This design comes from an exercise in tuning for small area on the open sky130 flow, not from production work. In this exercise RTL edits were held to simulation tests only and were not proved equivalent to the original. Not every run is shown, and edits may drop behaviour that the tests do not exercise.

$ cat flow/config.mk
export PLATFORM = sky130hd
export DESIGN_NAME = vga
export DESIGN_NICKNAME = vga
export VERILOG_FILES = /design/flow/design.v
export SDC_FILE = /design/flow/constraint.sdc
export NUM_CORES = 4
export LEC_CHECK = 0
export CAP_MARGIN = 20
export CORE_MARGIN = 2
export CORE_UTILIZATION = 40
export SLEW_MARGIN = 20
$ cat flow/constraint.sdc
create_clock -name core_clock -period 10.0 [get_ports {clk}]
set_input_delay 2.0000 -clock core_clock [delete_from_list [all_inputs] [get_ports {clk}]]
set_output_delay 2.0000 -clock core_clock [all_outputs]
set_load 0.01 [all_outputs]
$ cat flow/design.v
`timescale 1ns / 1ps
module clock(clk, reset, freq, clk_en);
	input clk;
	input reset;
	input [31:0] freq;
	output clk_en;
	reg clk_temp;
	reg [26:0] counter;
	wire [26:0]	cycles;
	assign clk_en = clk_temp;
	assign cycles = (100000000 / freq) - 1;
	always @ (posedge clk) begin
		if (reset) begin
			counter <= 0;
			clk_temp <= 0;
		end
		else begin
		counter <= counter + 1;
		if (counter == cycles) begin
			clk_temp <= 1;
			counter <= 0;
		end
		else
			clk_temp <= 0;
		end
	end
endmodule
`timescale 1ns / 1ps
module hvsync_generator(clk, reset, en, vga_h_sync, vga_v_sync, inDisplayArea, CounterX, CounterY);
input clk;
input reset;
input en;
output vga_h_sync, vga_v_sync;
output reg inDisplayArea;
output [9:0] CounterX;
output [9:0] CounterY;
reg [9:0] CountX;
reg [9:0] CountY;
assign CounterX = PixelX;
assign CounterY = PixelY;
reg [9:0] PixelX;
reg [9:0] PixelY;
parameter CountXmaxed = 799;  
parameter CountYmaxed = 524;  
parameter hpulse = 96; 	 
parameter vpulse = 2; 	 
parameter hbp = 144; 	 
parameter hfp = 784; 	 
parameter vbp = 35; 		 
parameter vfp = 515; 	 
always @(posedge clk)
	if (reset) begin
		CountX <= 0;
		CountY <= 0;
	end
	else if (en)
	if(CountX < CountXmaxed)
		CountX <= CountX + 1;
	else 	
	begin
		CountX <= 0;
		if (CountY < CountYmaxed)
			CountY <= CountY + 1;
		else
			CountY <= 0;
	end
assign vga_h_sync = (CountX < hpulse) ? 0:1;
assign vga_v_sync = (CountY < vpulse) ? 0:1;
always @(posedge clk)
	if (reset) begin
		inDisplayArea <= 0;
		PixelX <= 0;
		PixelY <= 0;
	end
	else if (en)
	if(CountX >= hbp && CountX < hfp && CountY >= vbp && CountY < vfp) begin
		inDisplayArea <= 1;
		PixelX <= CountX - hbp;
		PixelY <= CountY - vbp;
	end
	else begin
		inDisplayArea <= 0;
		PixelX <= 0;
		PixelY <= 0;
	end
endmodule
`timescale 1ns / 1ps
module pieces(encoding, PixelX, PixelY, display);
	input [41:0] encoding;
	input [9:0] PixelX;
	input [9:0] PixelY;
	output display;
	reg [5:0] coordinate;
	always @* begin
		coordinate <= ((PixelX-145) / 50) + 7 * ((PixelY-90) / 50);
	end
	assign display = encoding[coordinate];
endmodule
`timescale 1ns / 1ps
module finish(encoding, pos, done);
	input [41:0] encoding;
	input [5:0] pos;
	output reg done;
	always @* begin
		if (encoding[pos+1] && encoding[pos+2] && encoding[pos+3] && (pos%7 < 4))
			done <= 1;
		else if (encoding[pos-1] && encoding[pos+1] && encoding[pos+2] && (pos%7 < 5) && (pos%7 > 0))
			done <= 1;
		else if (encoding[pos-2] && encoding[pos-1] && encoding[pos+1] && (pos%7 < 6) && (pos%7 > 1))
			done <= 1;
		else if (encoding[pos-3] && encoding[pos-2] && encoding[pos-1] && (pos%7 > 2))
			done <= 1;
		else if (encoding[pos+7] && encoding[pos+14] && encoding[pos+21] && (pos < 21))
			done <= 1;
		else if (encoding[pos+8] && encoding[pos+16] && encoding[pos+24] && (pos%7 < 4) && (pos < 21))
			done <= 1;
		else if (encoding[pos-8] && encoding[pos+8] && encoding[pos+16] && (pos%7 < 5) && (pos%7 > 0) && (pos < 28) && (pos > 6))
			done <= 1;
		else if (encoding[pos-16] && encoding[pos-8] && encoding[pos+8] && (pos%7 < 6) && (pos%7 > 1) && (pos < 35) && (pos > 13))
			done <= 1;
		else if (encoding[pos-24] && encoding[pos-16] && encoding[pos-8] && (pos%7 > 2) && (pos > 20))
			done <= 1;
		else if (encoding[pos+6] && encoding[pos+12] && encoding[pos+18] && (pos%7 > 2) && (pos < 21))
			done <= 1;
		else if (encoding[pos-6] && encoding[pos+6] && encoding[pos+12] && (pos%7 > 1) && (pos%7 < 6) && (pos < 28) && (pos > 6))
			done <= 1;
		else if (encoding[pos-12] && encoding[pos-6] && encoding[pos+6] && (pos%7 > 0) && (pos%7 < 5) && (pos < 35) && (pos > 13))
			done <= 1;
		else if (encoding[pos-18] && encoding[pos-12] && encoding[pos-6] && (pos%7 < 4) && (pos > 20))
			done <= 1;
		else 
			done <= 0;
	end
endmodule
`timescale 1ns / 1ps
module vga(clk, rst, reset, btnL, btnR, btnD, vga_h_sync, vga_v_sync, vga_R, vga_G, vga_B);
	input clk, rst, reset, btnL, btnR, btnD;
	output vga_h_sync, vga_v_sync;
	output [2:0] vga_R;
	output [2:0] vga_G;
	output [1:0] vga_B;
	wire inDisplayArea;
	wire [9:0] PixelX;
	wire [9:0] PixelY;
	wire clk_px;
	wire rDisplay, yDisplay, rFinish, yFinish;
	clock clkpx (.clk(clk), .reset(rst), .freq(25000000), .clk_en(clk_px));
	hvsync_generator syncgen(.clk(clk), .reset(rst), .en(clk_px), .vga_h_sync(vga_h_sync), .vga_v_sync(vga_v_sync), 
	.inDisplayArea(inDisplayArea), .CounterX(PixelX), .CounterY(PixelY));
	reg [41:0] red;
	reg [41:0] ylw;
	reg [3:0] col;
	reg [2:0] columnA;
	reg [2:0] columnB;
	reg [2:0] columnC;
	reg [2:0] columnD;
	reg [2:0] columnE;
	reg [2:0] columnF;
	reg [2:0] columnG;
	reg player;
	reg [5:0] coordinate;
	reg [5:0] prev_coordinate;
	reg [2:0] height;
	reg winner;
	reg rw;
	reg yw;
	pieces redpieces (.encoding(red_q), .PixelX(PixelX), .PixelY(PixelY), .display(rDisplay));
	pieces ylwpieces (.encoding(ylw_q), .PixelX(PixelX), .PixelY(PixelY), .display(yDisplay));
	finish rwins (.encoding(red_q), .pos(coordinate_q), .done(rFinish));
	finish ywins (.encoding(ylw_q), .pos(coordinate_q), .done(yFinish));
	reg [2:0] vga_R;
	reg [2:0] vga_G;
	reg [1:0] vga_B;
	always @(posedge clk) begin
		if (rst) begin
			vga_R = 3'b000;
			vga_G = 3'b000;
			vga_B = 2'b00;
		end
		else if(inDisplayArea) begin
			if (PixelX > 145 && PixelX < 495 && PixelY > 40 && PixelY < 90 &&
				(PixelX - 145 > col_q * 50) && (PixelX - 145 < (col_q+1) * 50)) begin
				if (player_q) begin
					vga_R = 3'b111;
					vga_G = 3'b000;
					vga_B = 2'b00;
				end
				else begin
					vga_R = 3'b111;
					vga_G = 3'b111;
					vga_B = 2'b00;
				end
			end
			else if (PixelX >= 145 && PixelX <= 495 && PixelY >= 90 && PixelY <= 390) begin
				if ((PixelX-45) % 50 == 0 || (PixelY-40) %50 == 0) begin
					vga_R = 3'b000;
					vga_G = 3'b000;
					vga_B = 2'b00;
				end
				else if (rDisplay) begin
					vga_R = 3'b111;
					vga_G = 3'b000;
					vga_B = 2'b00;
				end
				else if (yDisplay) begin
					vga_R = 3'b111;
					vga_G = 3'b111;
					vga_B = 2'b00;
				end
				else begin
					vga_R = 3'b000;
					vga_G = 3'b111;
					vga_B = 2'b11;
				end
			end
			else begin
				if (PixelX > 545 && PixelX < 595 && PixelY > 340 && PixelY < 390)
					if (rw_q) begin
						vga_R = 3'b111;
						vga_G = 3'b000;
						vga_B = 2'b00;
					end
					else if (yw_q) begin
						vga_R = 3'b111;
						vga_G = 3'b111;
						vga_B = 2'b00;
					end
					else begin
						vga_R = 3'b000;
						vga_G = 3'b111;
						vga_B = 2'b00;
					end
				else begin
					vga_R = 3'b111;
					vga_G = 3'b111;
					vga_B = 2'b11;
				end
			end
		end
		else begin
			vga_R = 3'b000;
			vga_G = 3'b000;
			vga_B = 2'b00;
		end
	end
	localparam DIV_BITS = 6;
	wire [DIV_BITS:0] clk_dv_inc;
	reg [DIV_BITS-1:0]  clk_dv;
   reg         clk_en;
   reg         clk_en_d;
   assign clk_dv_inc = clk_dv + 1;
   always @ (posedge clk) begin
		if (rst) begin
			clk_dv   <= 0;
			clk_en   <= 0;
			clk_en_d <= 0;
		end
		else begin
			clk_dv   <= clk_dv_inc[DIV_BITS-1:0];
			clk_en   <= clk_dv_inc[DIV_BITS];
			clk_en_d <= clk_en;
		end
	end
	reg [3:0]   step_reset;
	reg [3:0]	step_left;
	reg [3:0]	step_right;
	reg [3:0]	step_down;
   always @ (posedge clk)
		if (rst)
		begin
			step_reset <= 4'b0;
			step_left  <= 4'b0;
			step_right <= 4'b0;
			step_down  <= 4'b0;
		end
		else if (clk_en)
		begin
			step_reset[3:0]  <= {reset, step_reset[3:1]};
			step_left[3:0]  <= {btnL, step_left[3:1]};
			step_right[3:0]  <= {btnR, step_right[3:1]};
			step_down[3:0]  <= {btnD, step_down[3:1]};
		end
	reg [41:0] red_q;
	reg [41:0] ylw_q;
	reg [3:0] col_q;
	reg player_q;
	reg [5:0] coordinate_q;
	reg rw_q;
	reg yw_q;
	always @ (posedge clk) begin
		red = red_q;
		ylw = ylw_q;
		col = col_q;
		player = player_q;
		coordinate = coordinate_q;
		rw = rw_q;
		yw = yw_q;
		if (rst) begin
			red = 42'b0000111_0000000_0000000_0000000_0000000_0000000;
			ylw = 42'b0000000_0000111_0000000_0000000_0000000_0000000;
			col = 3;
			columnA = 2;
			columnB = 2;
			columnC = 2;
			columnD = 0;
			columnE = 0;
			columnF = 0;
			columnG = 0;
			player = 1;
			winner = 0;
			coordinate = 0;
			rw = 0;
			yw = 0;
		end
		else if(~step_reset[0] & step_reset[1] & step_reset[2] & clk_en_d) begin
			red = 42'b0;
			ylw = 42'b0;
			col = 3;
			columnA = 0;
			columnB = 0;
			columnC = 0;
			columnD = 0;
			columnE = 0;
			columnF = 0;
			columnG = 0;
			player = 1;
			winner = 0;
			coordinate = 0;
			rw = 0;
			yw = 0;
		end
		else if(~step_left[0] & step_left[1] & step_left[2] & clk_en_d) begin
			if (col == 0)
				col = 0;
			else
				col = col - 1;
		end
		else if(~step_right[0] & step_right[1] & step_right[2] & clk_en_d) begin
			if (col == 6)
				col = 6;
			else
				col = col + 1;
		end
		else if(~step_down[0] & step_down[1] & step_down[2] & clk_en_d) begin
			case (col)
				0 : height = columnA;
				1 : height = columnB;
				2 : height = columnC;
				3 : height = columnD;
				4 : height = columnE;
				5 : height = columnF;
				6 : height = columnG;
				default : height = 0;
			endcase
			if (height == 6)
				;
			else begin
				coordinate = col + 7*(5-height);
				if (player) begin
					red[coordinate] = 1;
				end
				else begin
					ylw[coordinate] = 1;
				end
				player = ~player;
				case (col)
					0 : columnA = height + 1;
					1 : columnB = height + 1;
					2 : columnC = height + 1;
					3 : columnD = height + 1;
					4 : columnE = height + 1;
					5 : columnF = height + 1;
					6 : columnG = height + 1;
					default : ;
				endcase
			end
			if (~winner) 
				if(rFinish && player) begin
					rw = 1;
					winner =1;
				end
				else if (yFinish && ~player) begin
					yw = 1;
					winner =1;
				end
		end
		red_q <= red;
		ylw_q <= ylw;
		col_q <= col;
		player_q <= player;
		coordinate_q <= coordinate;
		rw_q <= rw;
		yw_q <= yw;
	end
endmodule
$ cat flow/run.sh
#!/bin/bash
# synth_recipe.tcl (not shown) runs the flow's synth.tcl, then flattens the netlist and writes it again
# the make line also repeats each setting of config.mk as NAME=value (left out here)
make -C /OpenROAD-flow-scripts/flow DESIGN_CONFIG=/design/flow/config.mk WORK_HOME=/design/flow/orfs CLKGATE_MAP_FILE= SYNTH_SCRIPT=/design/flow/synth_recipe.tcl finish
==> impl_metrics.toml, run 1 <==
[finish]
flops_and_latches = 215
fin_cells = 3499
num-clock-buffers = 30
buf_share = 0.0164
final_nets = 2870
final_area_um2 = 24600
inverters_excl_clock = 100
syn_to_final_growth_pct = 6.56
final_core_util = 0.429
multiInputCombCellCount = 2328
n_all_buffers = 48
clk_share = 0.0343

[floorplan]
initial_core_util = 0.402
die_h_um = 244
ios = 16
core_um2 = 57500

[logic_synthesis]
synth_fa_ha_area_frac = 0.0856
synth_top_family_by_area = "compound AO/OA/AOI/OAI gates"
synth-compound-area-share = 0.212
syn-cell-area_um2 = 23100
synthSimpleGateAreaFrac = 0.199
synth.area.top_cells = "dfxtp_1 (19%), mux4_2 (13%), ha_1 (7.3%)"
ys_seq_elements = 215
synth_seq_area_share = 0.186
synth_mux_area_frac = 0.210
ys_async_sr_fraction = 0
synthTopCellsByCount = "nor2_1 (344), a21oi_1 (237), nand2_1 (233), dfxtp_1 (215), o21ai_0 (162)"
synth_fp_nets = 2966

[drt]
top_layer_used = "met4"
vias = 21801
totalWireLength_um = 71100
wl_met3_um = 5860
drt_iter0_drc = 1961
wl_per_cell_um = 20.3
drc_errors = 0
wl_met1_um = 30900
dr_wl_met2_um = 32100
ant_nets = 0

[setup_path]
endpoint = "vga_B[0]"
reg2reg_from = "syncgen.PixelY[2]"
path_class = "register to register"
crit_start = "syncgen.PixelY[2]"
cp_slowest_stage_delay_ns = 0.84
crit_top_cell = "ha_1"
crit_arrival_ns = 9.78
critPathMaxFanout = 22
cp_top_family = "compound AO/OA/AOI/OAI gates"
critPathBufInv = 1

[worst_hold_path]
min_to = "clk_dv[0]"
holdCritPathClass = "register to register"
hold_depth = 1

[placed_design]
pre_cts_ws_ns = 0.792
postPlaceCellArea_um2 = 23800
place.gp.congestion = 0.928

[sta]
final-hold-violation-count = 0
finalSetupTns_ns = 0
fin_crit_ns = 9.31
clock.fmax_ghz = 0.107
clock-skew-final_ns = 0.0136
hold_ws_ns = 0.438
worstMarginPinSlew_ns = 1.15
period_share = 0.931

[clock_tree]
cts-buffers-inserted = 24
post_cts_buffers = 0
hold_buffers = 0
cts_tree = "done"
clkTransAtPathRegs_ns = 0.06
cts_max_path_buffers = 3
cts-root-buf = "clkbuf_16"

[grt]
grtUsageMet2 = 0.375
grt_max_degree = 108
overflow = 0
grtUsageMet3 = 0.0330

[run_status]
status = "no timing/DRC/antenna violations"
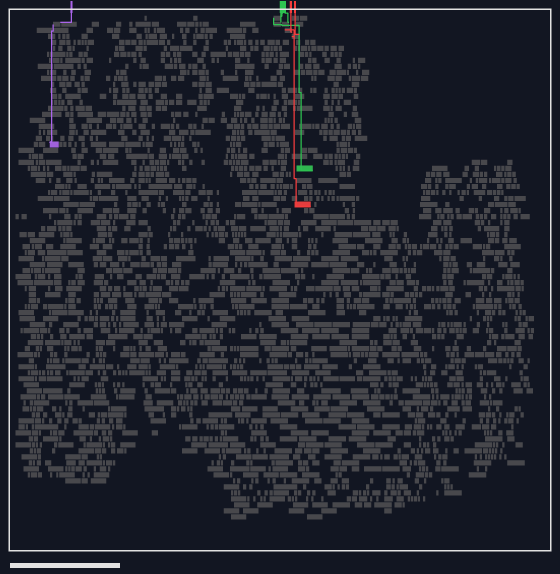
*Wires at chosen ports, followed through buffers, run 1*
Bar = 50 um.
vga_h_sync: drawn in purple, bits 1, direction output, edge top, end cells 1, buffers 1, wire 65.2 um. vga_G: drawn in green, bits 3, direction output, edge top, end cells 1, buffers 3, wire 103 um. vga_B: drawn in red, bits 2, direction output, edge top, end cells 1, buffers 2, wire 115 um.

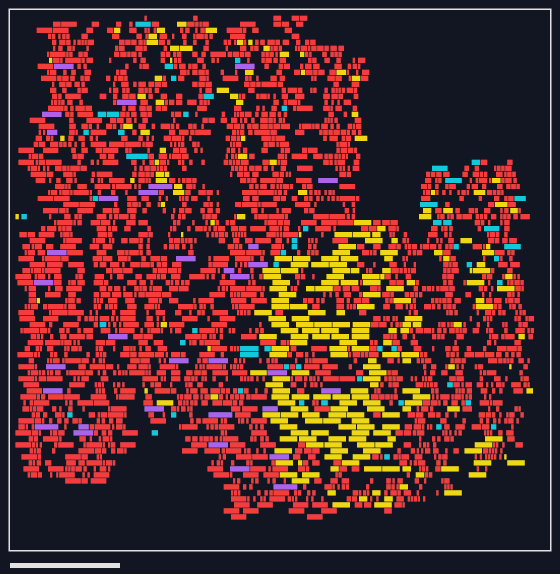
*Cells by drive strength, run 1*
Bar = 50 um.
x2: drawn in yellow, cells 244, share 8.9%. x6 and larger: drawn in purple, cells 33, share 1.2%. x1 and smaller: drawn in red, cells 2402, share 88%. x3 and x4: drawn in cyan, cells 55, share 2.0%.

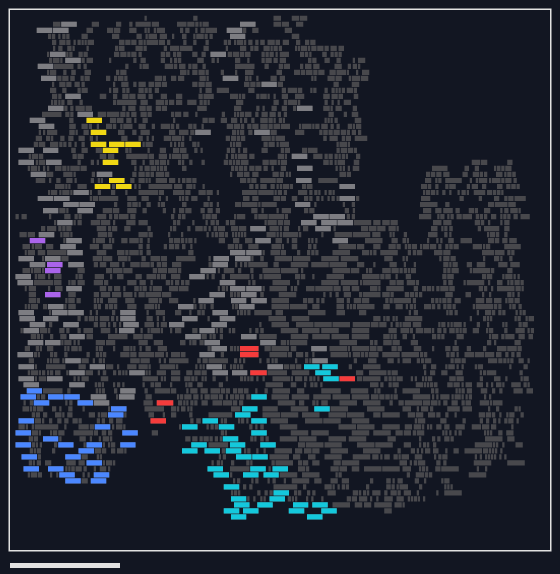
*Where the registers sit, run 1*
Bar = 50 um. Other sequential cells in the stronger grey, the rest of the logic in the fainter grey.
ylw_q: drawn in cyan, sequential cells 42, where bottom middle. syncgen.PixelX: drawn in yellow, sequential cells 10, where top left. step_left: drawn in purple, sequential cells 4, where left middle. coordinate_q: drawn in red, sequential cells 6. clkpx.counter: drawn in blue, sequential cells 27, where bottom left.
Another 126 sequential cells are not coloured.

## Run 2: files that changed since run 1, shown whole
==> flow/design.v <==
module vga(clk, rst, reset, btnL, btnR, btnD, vga_h_sync, vga_v_sync, vga_R, vga_G, vga_B);
	input clk, rst, reset, btnL, btnR, btnD;
	output vga_h_sync, vga_v_sync;
	output [2:0] vga_R;
	output [2:0] vga_G;
	output [1:0] vga_B;
	reg rst_d;
	reg [1:0] ph;           
	reg [3:0] k;            
	reg [3:0] xq;
	reg [5:0] xr;
	reg [3:0] yq;
	reg [5:0] yr;
	wire en = (ph == 2'd0) & ~rst_d;
	wire xwrap = (xr == 6'd49);
	wire ystep = (xq == 4'd0) & (xr == 6'd9);
	always @(posedge clk) begin
		rst_d <= rst;
		if (rst) begin
			ph <= 2'd0;
			k  <= 4'd0;
			xq <= 4'd0;
			xr <= 6'd10;
			yq <= 4'd0;
			yr <= 6'd25;
		end else begin
			ph <= ph + 2'd1;
			if (en) begin
				k <= k + 4'd1;
				xr <= xwrap ? 6'd0 : xr + 6'd1;
				if (xwrap)
					xq <= xq + 4'd1;
				if (ystep) begin
					if (yq == 4'd10 && yr == 6'd49) begin
						yr <= 6'd25;
						yq <= 4'd0;
					end else if (yr == 6'd49) begin
						yr <= 6'd0;
						yq <= yq + 4'd1;
					end else
						yr <= yr + 6'd1;
				end
			end
		end
	end
	assign vga_h_sync = ~((xq == 4'd0 && xr >= 6'd10) || xq == 4'd1 || (xq == 4'd2 && xr <= 6'd5));
	assign vga_v_sync = ~(yq == 4'd0 && (yr == 6'd25 || yr == 6'd26));
	wire clk_en   = (ph == 2'd0) & (k == 4'd15);
	wire clk_en_d = (ph == 2'd1) & (k == 4'd0);
	reg [3:0] step_reset, step_left, step_right, step_down;
	always @(posedge clk)
		if (rst) begin
			step_reset <= 4'b0;
			step_left  <= 4'b0;
			step_right <= 4'b0;
			step_down  <= 4'b0;
		end else if (clk_en) begin
			step_reset <= {reset, step_reset[3:1]};
			step_left  <= {btnL, step_left[3:1]};
			step_right <= {btnR, step_right[3:1]};
			step_down  <= {btnD, step_down[3:1]};
		end
	wire p_ng = ~step_reset[0] & step_reset[1] & step_reset[2] & clk_en_d;
	wire p_l  = ~step_left[0]  & step_left[1]  & step_left[2]  & clk_en_d;
	wire p_r  = ~step_right[0] & step_right[1] & step_right[2] & clk_en_d;
	wire p_d  = ~step_down[0]  & step_down[1]  & step_down[2]  & clk_en_d;
	wire do_ng = p_ng;
	wire do_l  = ~p_ng & p_l;
	wire do_r  = ~p_ng & ~p_l & p_r;
	wire do_d  = ~p_ng & ~p_l & ~p_r & p_d;
	reg [48:0] bd;          
	reg [2:0] col;
	reg player;             
	reg [2:0] pc;           
	reg [2:0] prow;         
	reg rw, yw;
	reg lr, ly, res_r, res_y;
	wire [1:0] dir = k[3:2];    
	wire [1:0] a   = k[1:0];
	wire [1:0] i   = ph - 2'd2;
	wire upd = clk_en_d;
	wire [3:0] j = (i < a) ? {2'b00, i} - {2'b00, a} : {2'b00, i} - {2'b00, a} + 4'd1;
	wire [3:0] jv = (dir == 2'd0) ? {2'b00, i} + 4'd1 : j;
	wire [3:0] jn = 4'd0 - jv;
	reg [3:0] dc, dr;
	always @* begin
		case (dir)
			2'd0: begin dc = 4'd0; dr = jn; end
			2'd1: begin dc = jv;   dr = 4'd0; end
			2'd2: begin dc = jv;   dr = jn; end
			default: begin dc = jv; dr = jv; end
		endcase
	end
	wire [3:0] cc = {1'b0, pc} + dc;
	wire [3:0] rr = {1'b0, prow} + dr;
	wire cell_ok = ~cc[3] && (cc[2:0] != 3'd7) && ~rr[3] && (rr[2:0] <= 3'd5);
	wire [2:0] ca = upd ? col : cc[2:0];
	reg [6:0] vsel;
	always @* begin
		case (ca)
			3'd0: vsel = bd[6:0];
			3'd1: vsel = bd[13:7];
			3'd2: vsel = bd[20:14];
			3'd3: vsel = bd[27:21];
			3'd4: vsel = bd[34:28];
			3'd5: vsel = bd[41:35];
			3'd6: vsel = bd[48:42];
			default: vsel = 7'bx;
		endcase
	end
	wire [6:0] above = vsel >> (rr[2:0] + 3'd1);
	wire occ = |above;
	wire colr = vsel[rr[2:0]];
	wire m_r = cell_ok & occ & colr;
	wire m_y = cell_ok & occ & ~colr;
	wire line_on = (dir != 2'd0) || (a == 2'd0);
	wire full = vsel[6];
	reg [2:0] hsel;
	always @* begin
		casez (vsel[5:0])
			6'b1?????: hsel = 3'd5;
			6'b01????: hsel = 3'd4;
			6'b001???: hsel = 3'd3;
			6'b0001??: hsel = 3'd2;
			6'b00001?: hsel = 3'd1;
			default:   hsel = 3'd0;
		endcase
	end
	wire pnew = full ? player : ~player;
	wire winner = rw | yw;
	integer c, b;
	reg [6:0] v, vn;
	reg [48:0] bd_n;
	always @* begin
		bd_n = bd;
		for (c = 0; c < 7; c = c + 1) begin
			v = bd[7*c +: 7];
			for (b = 0; b < 7; b = b + 1) begin
				if ((v >> (b + 1)) != 0)
					vn[b] = v[b];
				else if (v[b])
					vn[b] = player;
				else if (b > 0)
					vn[b] = v[b - 1];
				else
					vn[b] = 1'b0;
			end
			if (do_d && !full && col == c)
				bd_n[7*c +: 7] = vn;
		end
	end
	always @(posedge clk) begin
		if (rst) begin
			bd <= {4{7'b0000001}} << 21 | {3{7'b0000101}};
			col <= 3'd3;
			player <= 1'b1;
			pc <= 3'd0;
			prow <= 3'd5;
			rw <= 1'b0;
			yw <= 1'b0;
		end else if (do_ng) begin
			bd <= {7{7'b0000001}};
			col <= 3'd3;
			player <= 1'b1;
			pc <= 3'd0;
			prow <= 3'd5;
			rw <= 1'b0;
			yw <= 1'b0;
		end else if (do_l) begin
			if (col != 3'd0)
				col <= col - 3'd1;
		end else if (do_r) begin
			if (col != 3'd6)
				col <= col + 3'd1;
		end else if (do_d) begin
			bd <= bd_n;
			player <= pnew;
			if (!full) begin
				pc <= col;
				prow <= hsel;
			end
			if (!winner) begin
				if (pnew && res_r)
					rw <= 1'b1;
				else if (!pnew && res_y)
					yw <= 1'b1;
			end
		end
	end
	always @(posedge clk) begin
		if (i == 2'd0) begin
			lr <= m_r;
			ly <= m_y;
		end else if (i == 2'd1) begin
			lr <= lr & m_r;
			ly <= ly & m_y;
		end
		if (upd) begin
			res_r <= 1'b0;
			res_y <= 1'b0;
		end else if (i == 2'd2 && line_on) begin
			res_r <= res_r | (lr & m_r);
			res_y <= res_y | (ly & m_y);
		end
	end
	wire x_in = (xq == 4'd3 && xr >= 6'd5) || (xq >= 4'd4 && xq <= 4'd14) || (xq == 4'd15 && xr <= 6'd44);
	wire y_in = (yq == 4'd1 && yr >= 6'd10) || (yq >= 4'd2 && yq <= 4'd9) || (yq == 4'd10 && yr <= 6'd39);
	wire inD = x_in & y_in;
	wire strip = (yq == 4'd2) && (yr != 6'd0) && (xq == {1'b0, col} + 4'd6) && (xr != 6'd0);
	wire board = ((xq >= 4'd6 && xq <= 4'd12) || (xq == 4'd13 && xr == 6'd0)) &&
	             ((yq >= 4'd3 && yq <= 4'd8) || (yq == 4'd9 && yr == 6'd0));
	wire grid = (xr == 6'd0) || (yr == 6'd0);
	wire square = (xq == 4'd14) && (xr != 6'd0) && (yq == 4'd8) && (yr != 6'd0);
	wire [3:0] dcq = xq - 4'd6;
	wire [3:0] drq = 4'd8 - yq;
	reg [6:0] vd;
	always @* begin
		case (dcq[2:0])
			3'd0: vd = bd[6:0];
			3'd1: vd = bd[13:7];
			3'd2: vd = bd[20:14];
			3'd3: vd = bd[27:21];
			3'd4: vd = bd[34:28];
			3'd5: vd = bd[41:35];
			3'd6: vd = bd[48:42];
			default: vd = 7'bx;
		endcase
	end
	wire [6:0] dabove = vd >> (drq[2:0] + 3'd1);
	wire d_occ = |dabove;
	wire d_col = vd[drq[2:0]];
	reg oR, oG, oB;
	reg nR, nG, nB;
	always @* begin
		if (!inD) begin
			nR = 0; nG = 0; nB = 0;
		end else if (strip) begin
			nR = 1; nG = ~player; nB = 0;
		end else if (board) begin
			if (grid) begin
				nR = 0; nG = 0; nB = 0;
			end else if (d_occ) begin
				nR = 1; nG = ~d_col; nB = 0;
			end else begin
				nR = 0; nG = 1; nB = 1;
			end
		end else if (square) begin
			if (rw) begin
				nR = 1; nG = 0; nB = 0;
			end else if (yw) begin
				nR = 1; nG = 1; nB = 0;
			end else begin
				nR = 0; nG = 1; nB = 0;
			end
		end else begin
			nR = 1; nG = 1; nB = 1;
		end
	end
	always @(posedge clk)
		if (rst) begin
			oR <= 0; oG <= 0; oB <= 0;
		end else begin
			oR <= nR; oG <= nG; oB <= nB;
		end
	assign vga_R = {3{oR}};
	assign vga_G = {3{oG}};
	assign vga_B = {2{oB}};
endmodule
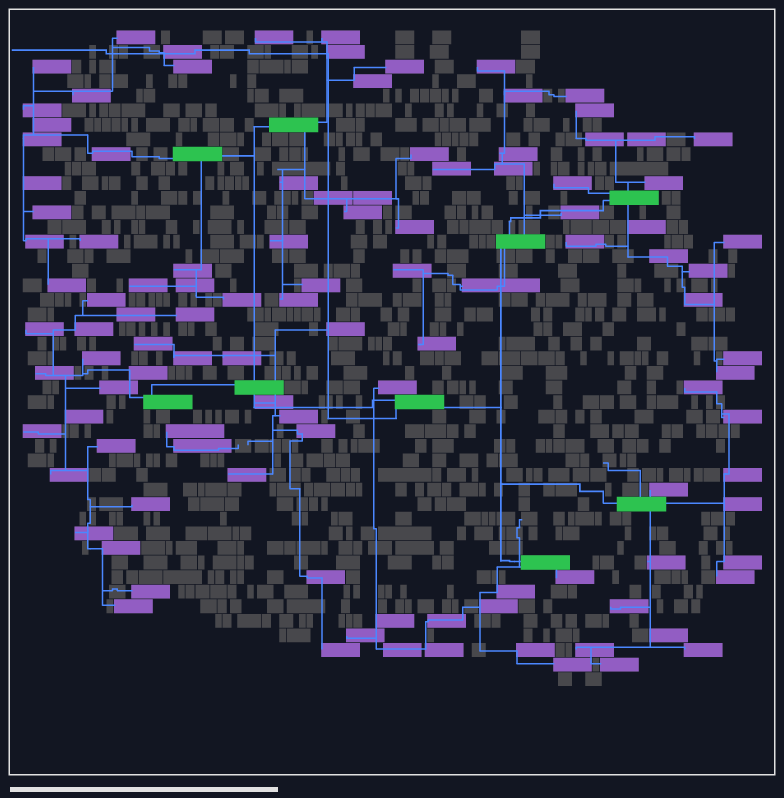
*Clock wires, drivers and flops, run 2*
Bar = 50 um.
flip-flops: drawn in purple, count 111. clock-net drivers: drawn in green, count 9. clock wires: drawn in blue, length 1610 um.
Position of the flops: all over the die.

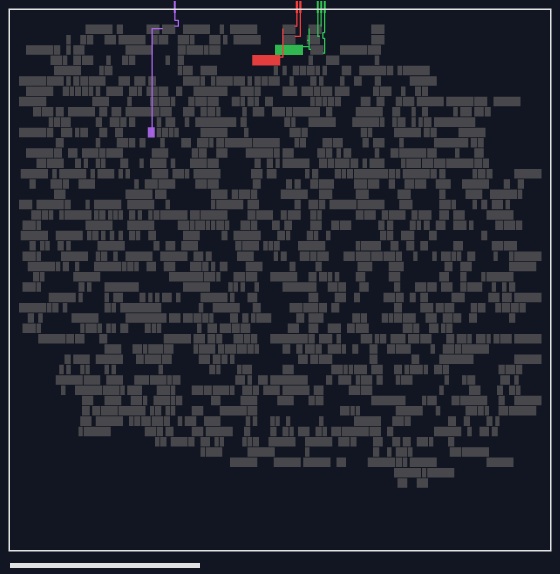
*Wires at chosen ports, followed through buffers, run 2*
Bar = 50 um.
vga_B: drawn in red, bits 2, direction output, edge top, end cells 1, buffers 2, wire 21.0 um. vga_G: drawn in green, bits 3, direction output, edge top, end cells 1, buffers 3, wire 31.9 um. vga_h_sync: drawn in purple, bits 1, direction output, edge top, end cells 1, buffers 1, wire 36.8 um.

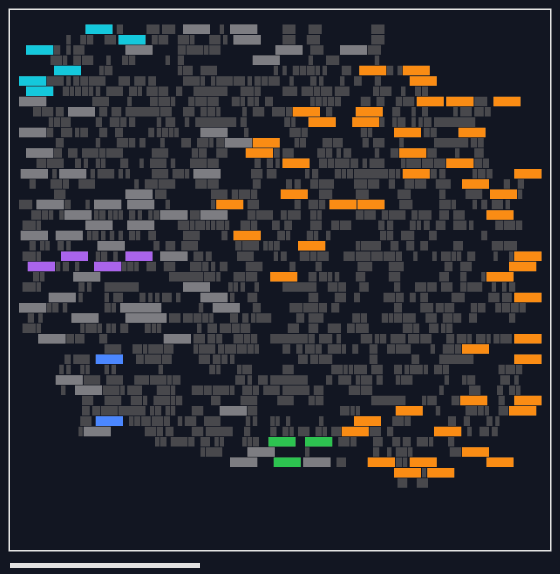
*Where the registers sit, run 2*
Bar = 50 um. Other sequential cells in the stronger grey, the rest of the logic in the fainter grey.
bd: drawn in orange, sequential cells 49. yr: drawn in cyan, sequential cells 6, where top left. pc: drawn in green, sequential cells 3. ph: drawn in blue, sequential cells 2. step_left: drawn in purple, sequential cells 4, where left middle.

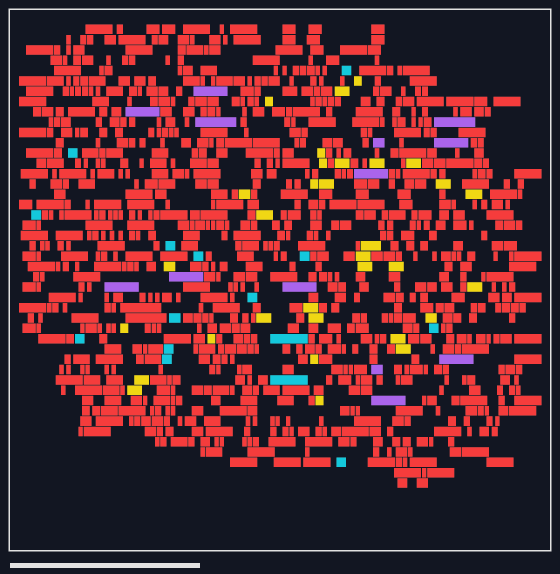
*Cells by drive strength, run 2*
Bar = 50 um.
x2: drawn in yellow, cells 32, share 3.4%. x1 and smaller: drawn in red, cells 893, share 94%. x3 and x4: drawn in cyan, cells 15, share 1.6%. x6 and larger: drawn in purple, cells 13, share 1.4%.

==> impl_metrics.toml, run 2 <==
[logic_synthesis]
synth_seq_area_share = 0.292
syn-cell-area_um2 = 7670
synth-xor-area-share = 0.0447
synthSimpleGateAreaFrac = 0.245
synth_mux_area_frac = 0.0419
synth_edf_count = 2
synthCells = 987
ys_seq_elements = 111
synth_cell_type_count = 78
netlist.area_leader.share = 0.285
synth.area.top_cells = "dfxtp_1 (28%), ha_1 (6.9%), a21oi_1 (5.8%)"
yosysTopAreaCell = "dfxtp_1"
synth-compound-area-share = 0.236
syn_area_per_cell_um2 = 7.77
yosysWarnings = 1
synth_fp_nets = 1038
synth_top_family_by_area = "simple AND/OR/NAND/NOR gates"
ys_async_sr_fraction = 0
synthTopCellsByCount = "nand2_1 (114), dfxtp_1 (109), a21oi_1 (89), nor2_1 (82), clkbuf_1 (54)"
yosysMostFrequentCell = "nand2_1"
synth_fa_ha_area_frac = 0.0764

[worst_hold_path]
hold_depth = 2
hold_path_startpoint = "step_left[0]"
holdCritPathClass = "register to register"
min_to = "step_left[0]"

[finish]
syn_to_final_growth_pct = 6.72
final_area_um2 = 8180
layout_commonest_cell = "nand2_1"
flops_and_latches = 111
regMostFlops = "bd"
reg.largest.list = "bd x49, xr x6, yr x6"
inverters_excl_clock = 43
multi_input_area_share = 0.603
multiInputGateArea_um2 = 4940
seq-cell-share = 0.274
clk_share = 0.0390
n_all_buffers = 26
final-seq-area_um2 = 2240
buf_share = 0.0284
most-common-layout-cells = "nand2_1 (114), dfxtp_1 (109), a21oi_1 (89)"
layout.area.top_class = "multi-input combinational cells"
drive_above_1_share = 0.0630
multiInputCombCellCount = 758
largest_register_ffs = 49
fill_cells = 1906
final_core_util = 0.436
final_nets = 1000
antenna_cells = 0
fin_cells = 1187
num-clock-buffers = 9

[sta]
slew_viol_final = 0
hold_ws_ns = 0.451
clock.fmax_ghz = 0.165
max-slew-margin-rel = 0.348
period_share = 0.607
clock-skew-final_ns = 0.00891
fin_crit_ns = 6.07
layout_setup_ws_ns = 3.93
worstMarginPinSlew_ns = 0.974
final-hold-violation-count = 0
finalSetupTns_ns = 0
rsz0062_at_grt = "no"

[setup_path]
critical_path_depth = 17
reg2reg_from = "ph[0]"
cp_slowest_stage_delay_ns = 1.01
endpoint = "bd[10]"
reg2regPathDepth = 17
crit_path_end_kind = "register"
r2r_slack_ns = 3.93
critPathBufInv = 2
cp_top_family = "adder cells"
crit_arrival_ns = 6.35
crit_chain = "inv_1 > ha_1 > fa_1 > inv_1 > ha_1 > mux2i_1 > nor2_1 > fa_1 > mux2_2 > a31oi_1 > a21oi_1 > o41ai_4 > nand2_1 > nor4b_1 > nand2_1 > or3_1 > a21oi_1"
critPathMaxFanout = 20
crit_start = "ph[0]"
cp_data_required_time_ns = 10.28
cpMaxStageDelayCell = "fa_1"
path_class = "register to register"
cp-start-kind = "register"

[floorplan]
initial_core_util = 0.409
core_um2 = 18800
die_x_um = 142
placementRows = 50
ios = 16
die_h_um = 142
dieArea_um2 = 20300
tap_cells = 234

[clock_tree]
cts-root-buf = "clkbuf_16"
cts_tree = "done"
cts_resized = 0
clkTransAtPathRegs_ns = 0.08
h-tree-depth = 3
hold_buffers = 0
clkSinkCount = 111
post_cts_buffers = 0
clock_latency_ns = 0.37
cts_max_path_buffers = 2
cts-buffers-inserted = 9

[drt]
top_layer_used = "met4"
wl_met3_um = 1070
totalWireLength_um = 21900
ant_nets = 0
drtPass1Iterations = 5
dr_wl_met2_um = 9640
vias = 7162
wl_met1_um = 10400
drt_iter0_drc = 594
wl_per_cell_um = 18.5
drc_errors = 0

[grt]
antenna_found_initial = 0
grt_use_met1 = 0.302
grt_busiest_layer = "met2"
grt_max_degree = 46
grt_pass1_vias = 6612
overflow = 0
grtUsageMet3 = 0.0377
grtUsageMet2 = 0.337
grt.total_usage = 0.220
grt_first_pass_wirelength_um = 35500

[placed_design]
placement.io_buffers = 15
place.gp.congestion = 0.985
hpwl_um = 15500
pre_cts_ws_ns = 4.06
postPlaceCellArea_um2 = 7870
placed_cells = 1172

[run_status]
status = "no timing/DRC/antenna violations"

[job]
cap_violations = 0
==> inputs of run 3 (changes only) <==
--- a/flow/design.v
+++ b/flow/design.v
@@ -110,5 +110,17 @@
 	end
-	wire [6:0] above = vsel >> (rr[2:0] + 3'd1);
-	wire occ = |above;
-	wire colr = vsel[rr[2:0]];
+	reg [2:0] hsel;         
+	always @* begin
+		casez (vsel)
+			7'b1??????: hsel = 3'd6;
+			7'b01?????: hsel = 3'd5;
+			7'b001????: hsel = 3'd4;
+			7'b0001???: hsel = 3'd3;
+			7'b00001??: hsel = 3'd2;
+			7'b000001?: hsel = 3'd1;
+			default:    hsel = 3'd0;
+		endcase
+	end
+	wire occ = rr[2:0] < hsel;
+	wire [2:0] sidx = hsel - 3'd1 - rr[2:0];
+	wire colr = vsel[sidx];
 	wire m_r = cell_ok & occ & colr;
@@ -117,17 +129,5 @@
 	wire full = vsel[6];
-	reg [2:0] hsel;
-	always @* begin
-		casez (vsel[5:0])
-			6'b1?????: hsel = 3'd5;
-			6'b01????: hsel = 3'd4;
-			6'b001???: hsel = 3'd3;
-			6'b0001??: hsel = 3'd2;
-			6'b00001?: hsel = 3'd1;
-			default:   hsel = 3'd0;
-		endcase
-	end
 	wire pnew = full ? player : ~player;
 	wire winner = rw | yw;
-	integer c, b;
-	reg [6:0] v, vn;
+	integer c;
 	reg [48:0] bd_n;
@@ -135,17 +135,5 @@
 		bd_n = bd;
-		for (c = 0; c < 7; c = c + 1) begin
-			v = bd[7*c +: 7];
-			for (b = 0; b < 7; b = b + 1) begin
-				if ((v >> (b + 1)) != 0)
-					vn[b] = v[b];
-				else if (v[b])
-					vn[b] = player;
-				else if (b > 0)
-					vn[b] = v[b - 1];
-				else
-					vn[b] = 1'b0;
-			end
+		for (c = 0; c < 7; c = c + 1)
 			if (do_d && !full && col == c)
-				bd_n[7*c +: 7] = vn;
-		end
+				bd_n[7*c +: 7] = {bd[7*c +: 6], player};
 	end
@@ -153,3 +141,3 @@
 		if (rst) begin
-			bd <= {4{7'b0000001}} << 21 | {3{7'b0000101}};
+			bd <= {{4{7'b0000001}}, {3{7'b0000110}}};
 			col <= 3'd3;
@@ -228,5 +216,17 @@
 	end
-	wire [6:0] dabove = vd >> (drq[2:0] + 3'd1);
-	wire d_occ = |dabove;
-	wire d_col = vd[drq[2:0]];
+	reg [2:0] hd;
+	always @* begin
+		casez (vd)
+			7'b1??????: hd = 3'd6;
+			7'b01?????: hd = 3'd5;
+			7'b001????: hd = 3'd4;
+			7'b0001???: hd = 3'd3;
+			7'b00001??: hd = 3'd2;
+			7'b000001?: hd = 3'd1;
+			default:    hd = 3'd0;
+		endcase
+	end
+	wire d_occ = drq[2:0] < hd;
+	wire [2:0] didx = hd - 3'd1 - drq[2:0];
+	wire d_col = vd[didx];
 	reg oR, oG, oB;
--- a/flow/config.mk
+++ b/flow/config.mk
@@ -7,2 +7,3 @@
 export LEC_CHECK = 0
+export ABC_AREA = 1
 export CAP_MARGIN = 20
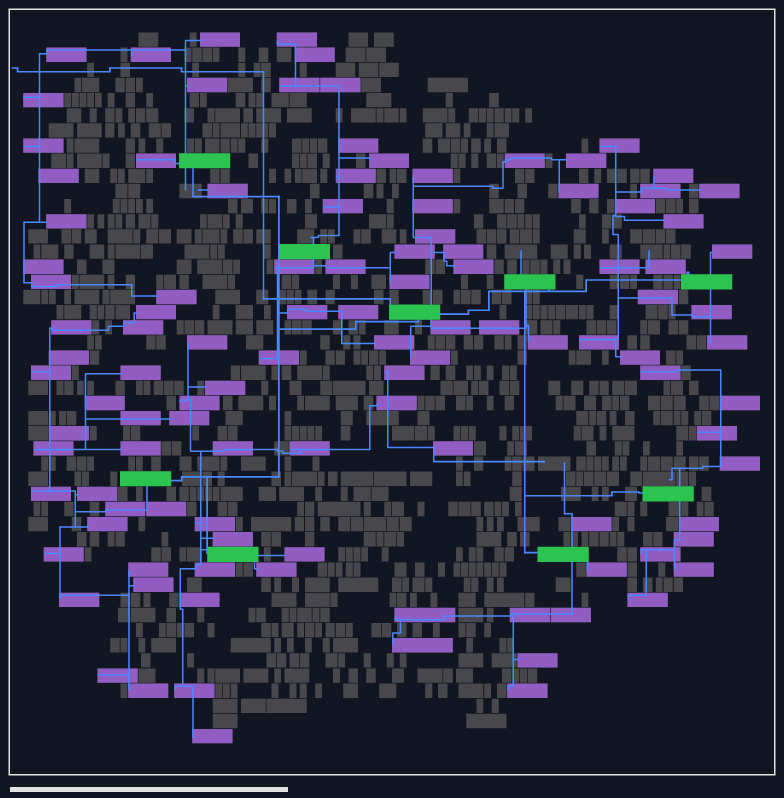
*Clock wires, drivers and flops, run 3*
Bar = 50 um.
clock-net drivers: drawn in green, count 9. flip-flops: drawn in purple, count 111. clock wires: drawn in blue, length 1510 um.
There are 10 routed clock nets.

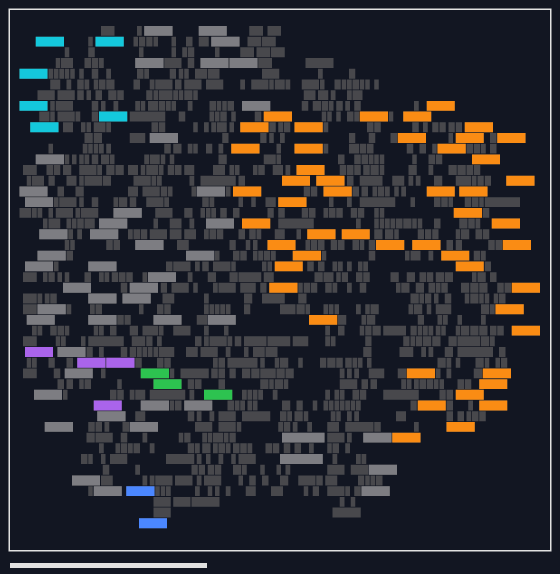
*Where the registers sit, run 3*
Bar = 50 um. Other sequential cells in the stronger grey, the rest of the logic in the fainter grey.
yr: drawn in cyan, sequential cells 6, where top left. bd: drawn in orange, sequential cells 49. step_left: drawn in purple, sequential cells 4. pc: drawn in green, sequential cells 3. ph: drawn in blue, sequential cells 2.

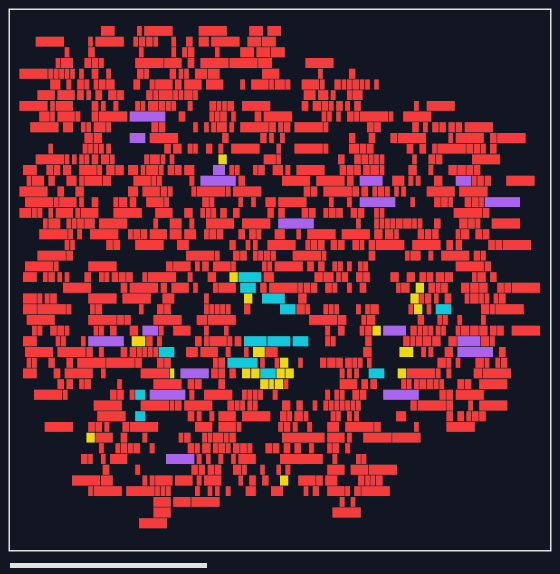
*Cells by drive strength, run 3*
Bar = 50 um.
x1 and smaller: drawn in red, cells 954, share 95%. x6 and larger: drawn in purple, cells 18, share 1.8%. x2: drawn in yellow, cells 22, share 2.2%. x3 and x4: drawn in cyan, cells 14, share 1.4%.

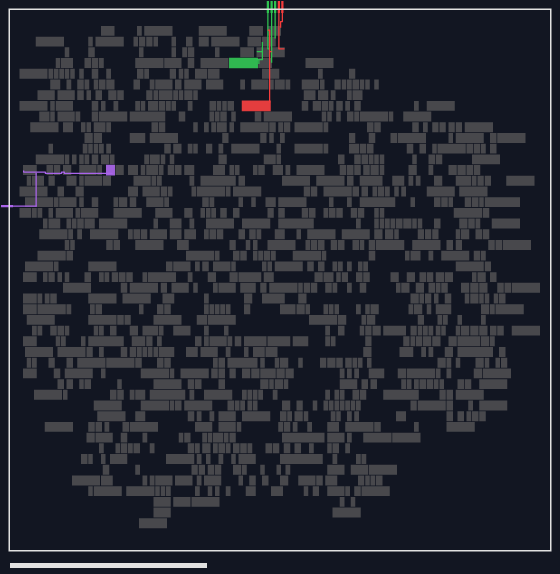
*Wires at chosen ports, followed through buffers, run 3*
Bar = 50 um.
vga_h_sync: drawn in purple, bits 1, direction output, edge left, end cells 1, buffers 1, wire 38.4 um. vga_G: drawn in green, bits 3, direction output, edge top, end cells 1, buffers 3, wire 38.4 um. vga_B: drawn in red, bits 2, direction output, edge top, end cells 1, buffers 2, wire 35.1 um.

==> impl_metrics.toml, run 3 <==
[floorplan]
dieArea_um2 = 18800
core_um2 = 17300

[grt]
grt_busiest_layer = "met2"
grt_max_degree = 42
overflow = 0
grt_first_pass_wirelength_um = 30700
grtUsageMet2 = 0.323
grt_pass1_vias = 6123
grt.total_usage = 0.208

[logic_synthesis]
ys_seq_elements = 111
synth_seq_area_share = 0.316
synth_edf_count = 2
synth_fp_nets = 1065
yosysWarnings = 1
synth-xor-area-share = 0.0222
syn-cell-area_um2 = 7100
syn_area_per_cell_um2 = 7.04
yosysTopAreaCell = "dfxtp_1"

[finish]
largest_register_ffs = 49
final_nets = 1060
fin_cells = 1233
final_core_util = 0.442
multi_input_area_share = 0.530
fill_cells = 1801
syn_to_final_growth_pct = 7.79
multiInputCombCellCount = 706
drive_above_1_share = 0.0536
most-common-layout-cells = "inv_1 (154), nand2_1 (134), dfxtp_1 (109)"
layout_commonest_cell = "inv_1"
final-seq-area_um2 = 2240
final_area_um2 = 7650

[drt]
vias = 6460
totalWireLength_um = 18600
wl_met1_um = 8920
drc_errors = 0
wl_met3_um = 938
dr_wl_met2_um = 8160
top_layer_used = "met4"

[clock_tree]
h-tree-depth = 3
hold_buffers = 0
cts-buffers-inserted = 9
clkSinkCount = 111

[setup_path]
critical_path_depth = 31
r2r_slack_ns = 4.53
endpoint = "lr"
path_class = "register to register"
reg2regPathDepth = 31
cp_data_required_time_ns = 10.23
cp_slowest_stage_delay_ns = 0.56

[sta]
max-slew-margin-rel = 0.401
clock.fmax_ghz = 0.183
slew_viol_final = 0
final-hold-violation-count = 0
layout_setup_ws_ns = 4.53
fin_crit_ns = 5.47

[worst_hold_path]
hold_path_startpoint = "step_reset[0]"
hold_depth = 2

[run_status]
status = "no timing/DRC/antenna violations"

[placed_design]
postPlaceCellArea_um2 = 7340
pre_cts_ws_ns = 4.61

-- separate check: timing with driven ports --
The flow's constraints put no driver on any port. The routed layouts listed below were extracted and timed again, unchanged, in two steps.
Step 1 (the two cells are an assumption about what drives the block):
set clk [get_ports {clk}]
set_driving_cell -lib_cell sky130_fd_sc_hd__clkbuf_16 $clk
set_driving_cell -lib_cell sky130_fd_sc_hd__buf_2 [delete_from_list [all_inputs] $clk]
Step 2 moves the port delays by t, midway between the first and last clock arrival at a register: inputs arrive t later, outputs are due t later. That takes back most of the time a late clock gives input paths.
a / b / c = ideal ports / drivers / drivers and shift; a / b = the first two.
run	shift t [ns]	setup slack, ns	hold WS [ns]	worst register clock-pin slew, ns	worst data-port slew with drivers (ns)
run 1	0.595	0.691 / 0.691 / 0.691	0.438 / 0.438 / 0.438	0.06 / 0.06	0.03
run 2	0.410	3.934 / 3.934 / 3.934	0.451 / 0.451 / 0.451	0.08 / 0.08	0.03
run 3	0.414	4.529 / 4.529 / 4.529	0.461 / 0.461 / 0.461	0.09 / 0.09	0.03
After both steps every run listed still meets setup and hold.
